What follows belongs to an exercise in optimizing a design on an open flow for small area, a short achievable clock period and few clock cycles per item; a production flow would make more cautious choices. Function was checked by simulation only, so behaviour that the tests miss may differ from the original.

<file path="config.mk">
export PLATFORM = sky130hd
export DESIGN_NAME = a25_mul_unit
export DESIGN_NICKNAME = a25_mul_unit
export VERILOG_FILES = /design/flow/design.v
export SDC_FILE = /design/flow/constraint.sdc
export NUM_CORES = 4
export LEC_CHECK = 0
export CAP_MARGIN = 20
export CORE_MARGIN = 2
export CORE_UTILIZATION = 35
export PLACE_DENSITY = 0.5
export SLEW_MARGIN = 20
</file>
<file path="constraint.sdc">
create_clock -name core_clock -period 10.0 [get_ports {i_clk}]
set_input_delay 2.0000 -clock core_clock [delete_from_list [all_inputs] [get_ports {i_clk}]]
set_output_delay 2.0000 -clock core_clock [all_outputs]
set_load 0.01 [all_outputs]
</file>
<file path="design.v">
module a25_multiply (
input                       i_clk,
input                       i_rst,
input                       i_core_stall,
input       [31:0]          i_a_in,          
input       [31:0]          i_b_in,          
input       [1:0]           i_function,
input                       i_execute,
output      [31:0]          o_out,
output      [1:0]           o_flags,         
output reg                  o_done     
);
wire        enable;
wire        accumulate;
wire [33:0] multiplier;
wire [33:0] multiplier_bar;
wire [33:0] sum;
wire [33:0] sum34_b;
reg  [5:0]  count;
reg  [5:0]  count_nxt;
reg  [67:0] product;
reg  [67:0] product_nxt;
reg  [1:0]  flags_nxt;
wire [32:0] sum_acc1;            
assign enable         = i_function[0];
assign accumulate     = i_function[1];
assign multiplier     =  { 2'd0, i_a_in} ;
assign multiplier_bar = ~{ 2'd0, i_a_in} + 34'd1 ;
assign sum34_b        =  product[1:0] == 2'b01 ? multiplier     :
                         product[1:0] == 2'b10 ? multiplier_bar :
                                                 34'd0          ;
    assign sum =  product[67:34] + sum34_b;
    assign sum_acc1 = {1'd0, product[32:1]} + {1'd0, i_a_in};
always @*
    begin
    count_nxt           = count;
    product_nxt         = product;
    flags_nxt   = { product[32], product[32:1] == 32'd0 }; 
    if ( count == 6'd0 )
        product_nxt = {33'd0, 1'd0, i_b_in, 1'd0 } ;
    else if ( count <= 6'd33 )
        product_nxt = { sum[33], sum, product[33:1]} ;
    else if ( count == 6'd34 && accumulate )
        begin
        product_nxt         = { product[64:33], sum_acc1[31:0], 1'd0};  
        end
    if (count == 6'd0)   
        count_nxt   = enable ? 6'd1 : 6'd0;
    else if ((count == 6'd34 && !accumulate) ||   
             (count == 6'd35 &&  accumulate)  )   
        count_nxt   = 6'd0;
    else
        count_nxt   = count + 1'd1;
    end
always @ ( posedge i_clk )
    if ( i_rst )
        begin
        count           <= 'd0;
        product         <= 'd0;
        o_done          <= 'd0;
        end
    else if ( !i_core_stall )
        begin
        count           <= i_execute ? count_nxt          : count;           
        product         <= i_execute ? product_nxt        : product;        
        o_done          <= i_execute ? count == 6'd31     : o_done;          
        end
assign o_out   = product[32:1]; 
assign o_flags = flags_nxt;
endmodule
module a25_mul_unit (
input                       i_clk,
input                       i_rst,           
input                       i_start,
input                       i_mla,           
input       [31:0]          i_a,             
input       [31:0]          i_b,             
input       [31:0]          i_c,             
output                      o_busy,
output reg                  o_done,
output reg  [31:0]          o_result,
output reg  [1:0]           o_flags          
);
reg         busy;
reg  [5:0]  step;
reg         mla_r;
reg  [31:0] a_r;
reg  [31:0] b_r;
reg  [31:0] c_r;
wire [31:0] mul_out;
wire [1:0]  mul_flags;
wire        mul_done;
wire        last_step;
assign last_step = busy && step == (mla_r ? 6'd36 : 6'd35);
assign o_busy    = busy;
always @(posedge i_clk)
    if (i_rst)
        begin
        busy     <= 1'd0;
        step     <= 6'd0;
        mla_r    <= 1'd0;
        a_r      <= 32'd0;
        b_r      <= 32'd0;
        c_r      <= 32'd0;
        o_done   <= 1'd0;
        o_result <= 32'd0;
        o_flags  <= 2'd0;
        end
    else
        begin
        o_done <= 1'd0;
        if (!busy)
            begin
            if (i_start)
                begin
                busy  <= 1'd1;
                step  <= 6'd0;
                mla_r <= i_mla;
                a_r   <= i_a;
                b_r   <= i_b;
                c_r   <= i_c;
                end
            end
        else if (last_step)
            begin
            busy     <= 1'd0;
            o_done   <= 1'd1;
            o_result <= mul_out;
            o_flags  <= mul_flags;
            end
        else
            step <= step + 1'd1;
        end
a25_multiply u_multiply (
    .i_clk          ( i_clk                                  ),
    .i_rst          ( i_rst                                  ),
    .i_core_stall   ( 1'd0                                   ),
    .i_a_in         ( step == 6'd34 ? c_r : a_r              ),
    .i_b_in         ( b_r                                    ),
    .i_function     ( {mla_r, busy && !last_step}            ),
    .i_execute      ( 1'd1                                   ),
    .o_out          ( mul_out                                ),
    .o_flags        ( mul_flags                              ),
    .o_done         ( mul_done                               )
);
endmodule
</file>
<file path="run.sh">
#!/bin/bash
# synth_recipe.tcl (not shown) runs the flow's synth.tcl, then flattens the netlist and writes it again
# the make line also repeats each setting of config.mk as NAME=value (left out here)
make -C /OpenROAD-flow-scripts/flow DESIGN_CONFIG=/design/flow/config.mk WORK_HOME=/design/flow/orfs CLKGATE_MAP_FILE= SYNTH_SCRIPT=/design/flow/synth_recipe.tcl finish
</file>
wire_density.png
Drawn at 2 px/um. The die is cut into 39 by 39 equal tiles; dark blue is low, red is high, scaled to the fullest tile. Values are wire area over tile area, all layers added.
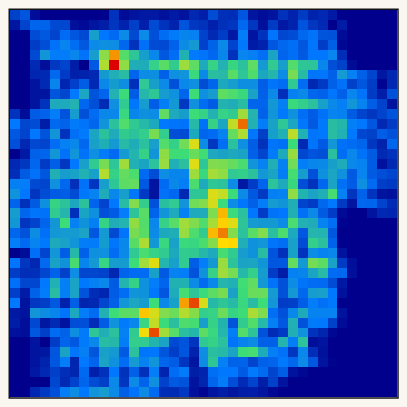
emptiest ninth of the die: bottom right
nearly empty tiles: 13%
mean over tiles: 0.17
tiles over half the peak: 8.9%
densest ninth of the die: middle
fullest tile: 0.68

==> impl_metrics.tcl <==
set metrics [dict create \
    initial_utilization_pct 35.46 \
    n_sequential_cell 211 \
    period_needed_ps 6171 \
    nClkBuffers 35 \
    status "timing/DRC/antenna clean" \
    rsz0062_at_grt "false" \
    multi_input_area_share_pct 51.96 \
    critPathLaunchType "flop" \
    grt.overflow.total 0 \
    final_cell_mix "nand2_1 (377), a21oi_1 (233), dfxtp_1 (211)" \
    fillers 3673 \
    totalWireLength_mm 40.23 \
    drive_above_1_share_pct 4.724 \
    cts_root_buffer "clkbuf_16" \
    nNetsFinal 1913 \
    clock_cell_area_share_pct 5.565 \
    cts_tree "done" \
    max_freq_mhz 162.0 \
    max-cap-violations 0 \
    synth-seq-cells 211 \
    placed_area_sq_um 14280 \
    vias_per_cell 5.385 \
    die_x_um 193.6 \
    coreArea_sq_um 35480 \
    worstHoldPathCells 2 \
    seq_area_frac_synth_pct 33.58 \
    synth.most_common_cell "nand2_1" \
    hold_path_class "flop to flop" \
    ir_drop_uv 103.0 \
    cp_num_cells 20 \
    gp_congestion 0.8618 \
    multi_input_cells 1305 \
    whs_ps 453.0 \
    cp_max_fo 24 \
    cellPowerDensity_nw_per_um2 143.5 \
    final_antenna_net_count 0 \
    utilization_pct 42.64 \
    clock-sinks 211 \
    seq-power_mw 0.910 \
]
Testbench counts, summed over its fixed seeds: cycles 59,984, items 1,600.
metal_stack.png
Drawn at 3 px/um. Two of the layers only.
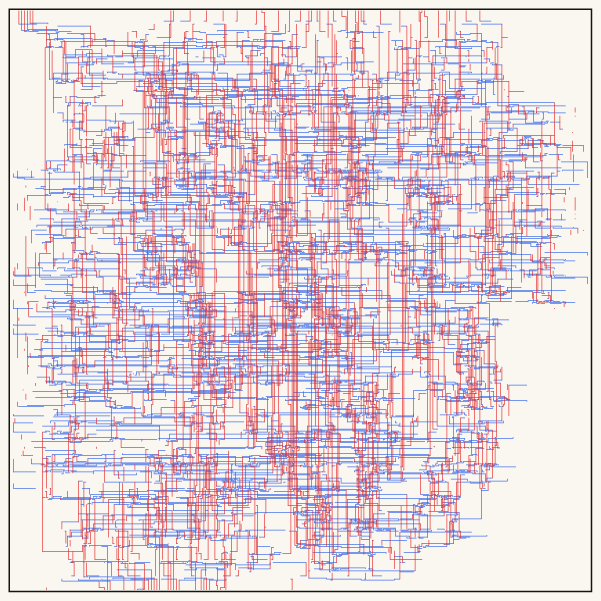
| layer | color | wire length |
|---|---|---|
| met2 | red | 17200 um |
| met1 | blue | 20.2 mm |
GRT Total Usage: 20.76%
total number of vias: 11944

## registers in the layout (all words and copies together), names as in the netlist
name and cells:
o_done 1, mla_r 1, busy 1, o_flags 1, b_r 32, u_multiply.product 67, c_r 32, o_result 32
step 6, a_r 32, u_multiply.count 6
## cells by family (layout without fill, tap and decap cells)
family          after synthesis  count (layout)  synth area share (%)
fa+ha+maj                    74              74                 7.479
xor+xnor                     79              79                 5.500
compound gates              478             478                 23.33
buf+inv                     141             241                 4.316
mux                          38              38                 3.173
flops                       211             211                 33.58
simple gates                636             636                 22.63
## worst reg2reg max path, cell delays in order, from the launching register on
cell and delay, ps:
dfxtp_1 370, or3b_4 450, nor2_4 540, mux2i_1 490, ha_1 320, o21ai_0 170
a21o_1 280, nor3_1 310, and3_1 230, nor2_1 40, o22ai_1 160, ha_1 320
a21o_1 220, a221o_1 370, a221oi_2 260, a21oi_1 140, o31a_1 340, o41ai_2 340
mux2i_1 350, o41ai_2 120, mux2_2 260
## layer usage
layer | part of all wire, % | track usage (%) | vias up
li1 | - | - | 6039
met1 | 50 | 30.65 | 5572
met2 | 43 | 32.02 | 286
met3 | 4.9 | 2.510 | 47
met4 | 2.2 | 4.976 | 0
met5 | 0 | 0 | -

==> port drivers added, routing unchanged <==
The results above use ideal ports. As a check the final layout listed here was re-extracted and re-timed, cells and wires unchanged. Step 1, drivers: a clkbuf_16 drives i_clk and a buf_2 each remaining input, both assumed. Step 2, shift: input delay + t, output delay - t, t = (earliest + latest rising clock arrival at the registers) / 2. This alone moves slack from input paths to output paths. Slacks: ideal / step 1 / step 2; pairs: ideal / step 1.
t, ns: 0.581
setup WS [ns]: 3.829 / 3.829 / 3.829
worst hold slack (ns): 0.453 / 0.453 / 0.453
worst slew at a driven data input, ns: 0.05
After both steps setup and hold are still met in this run. For this run, drivers alone change the setup slack by 0.000 ns; drivers and shift together by 0.000 ns.
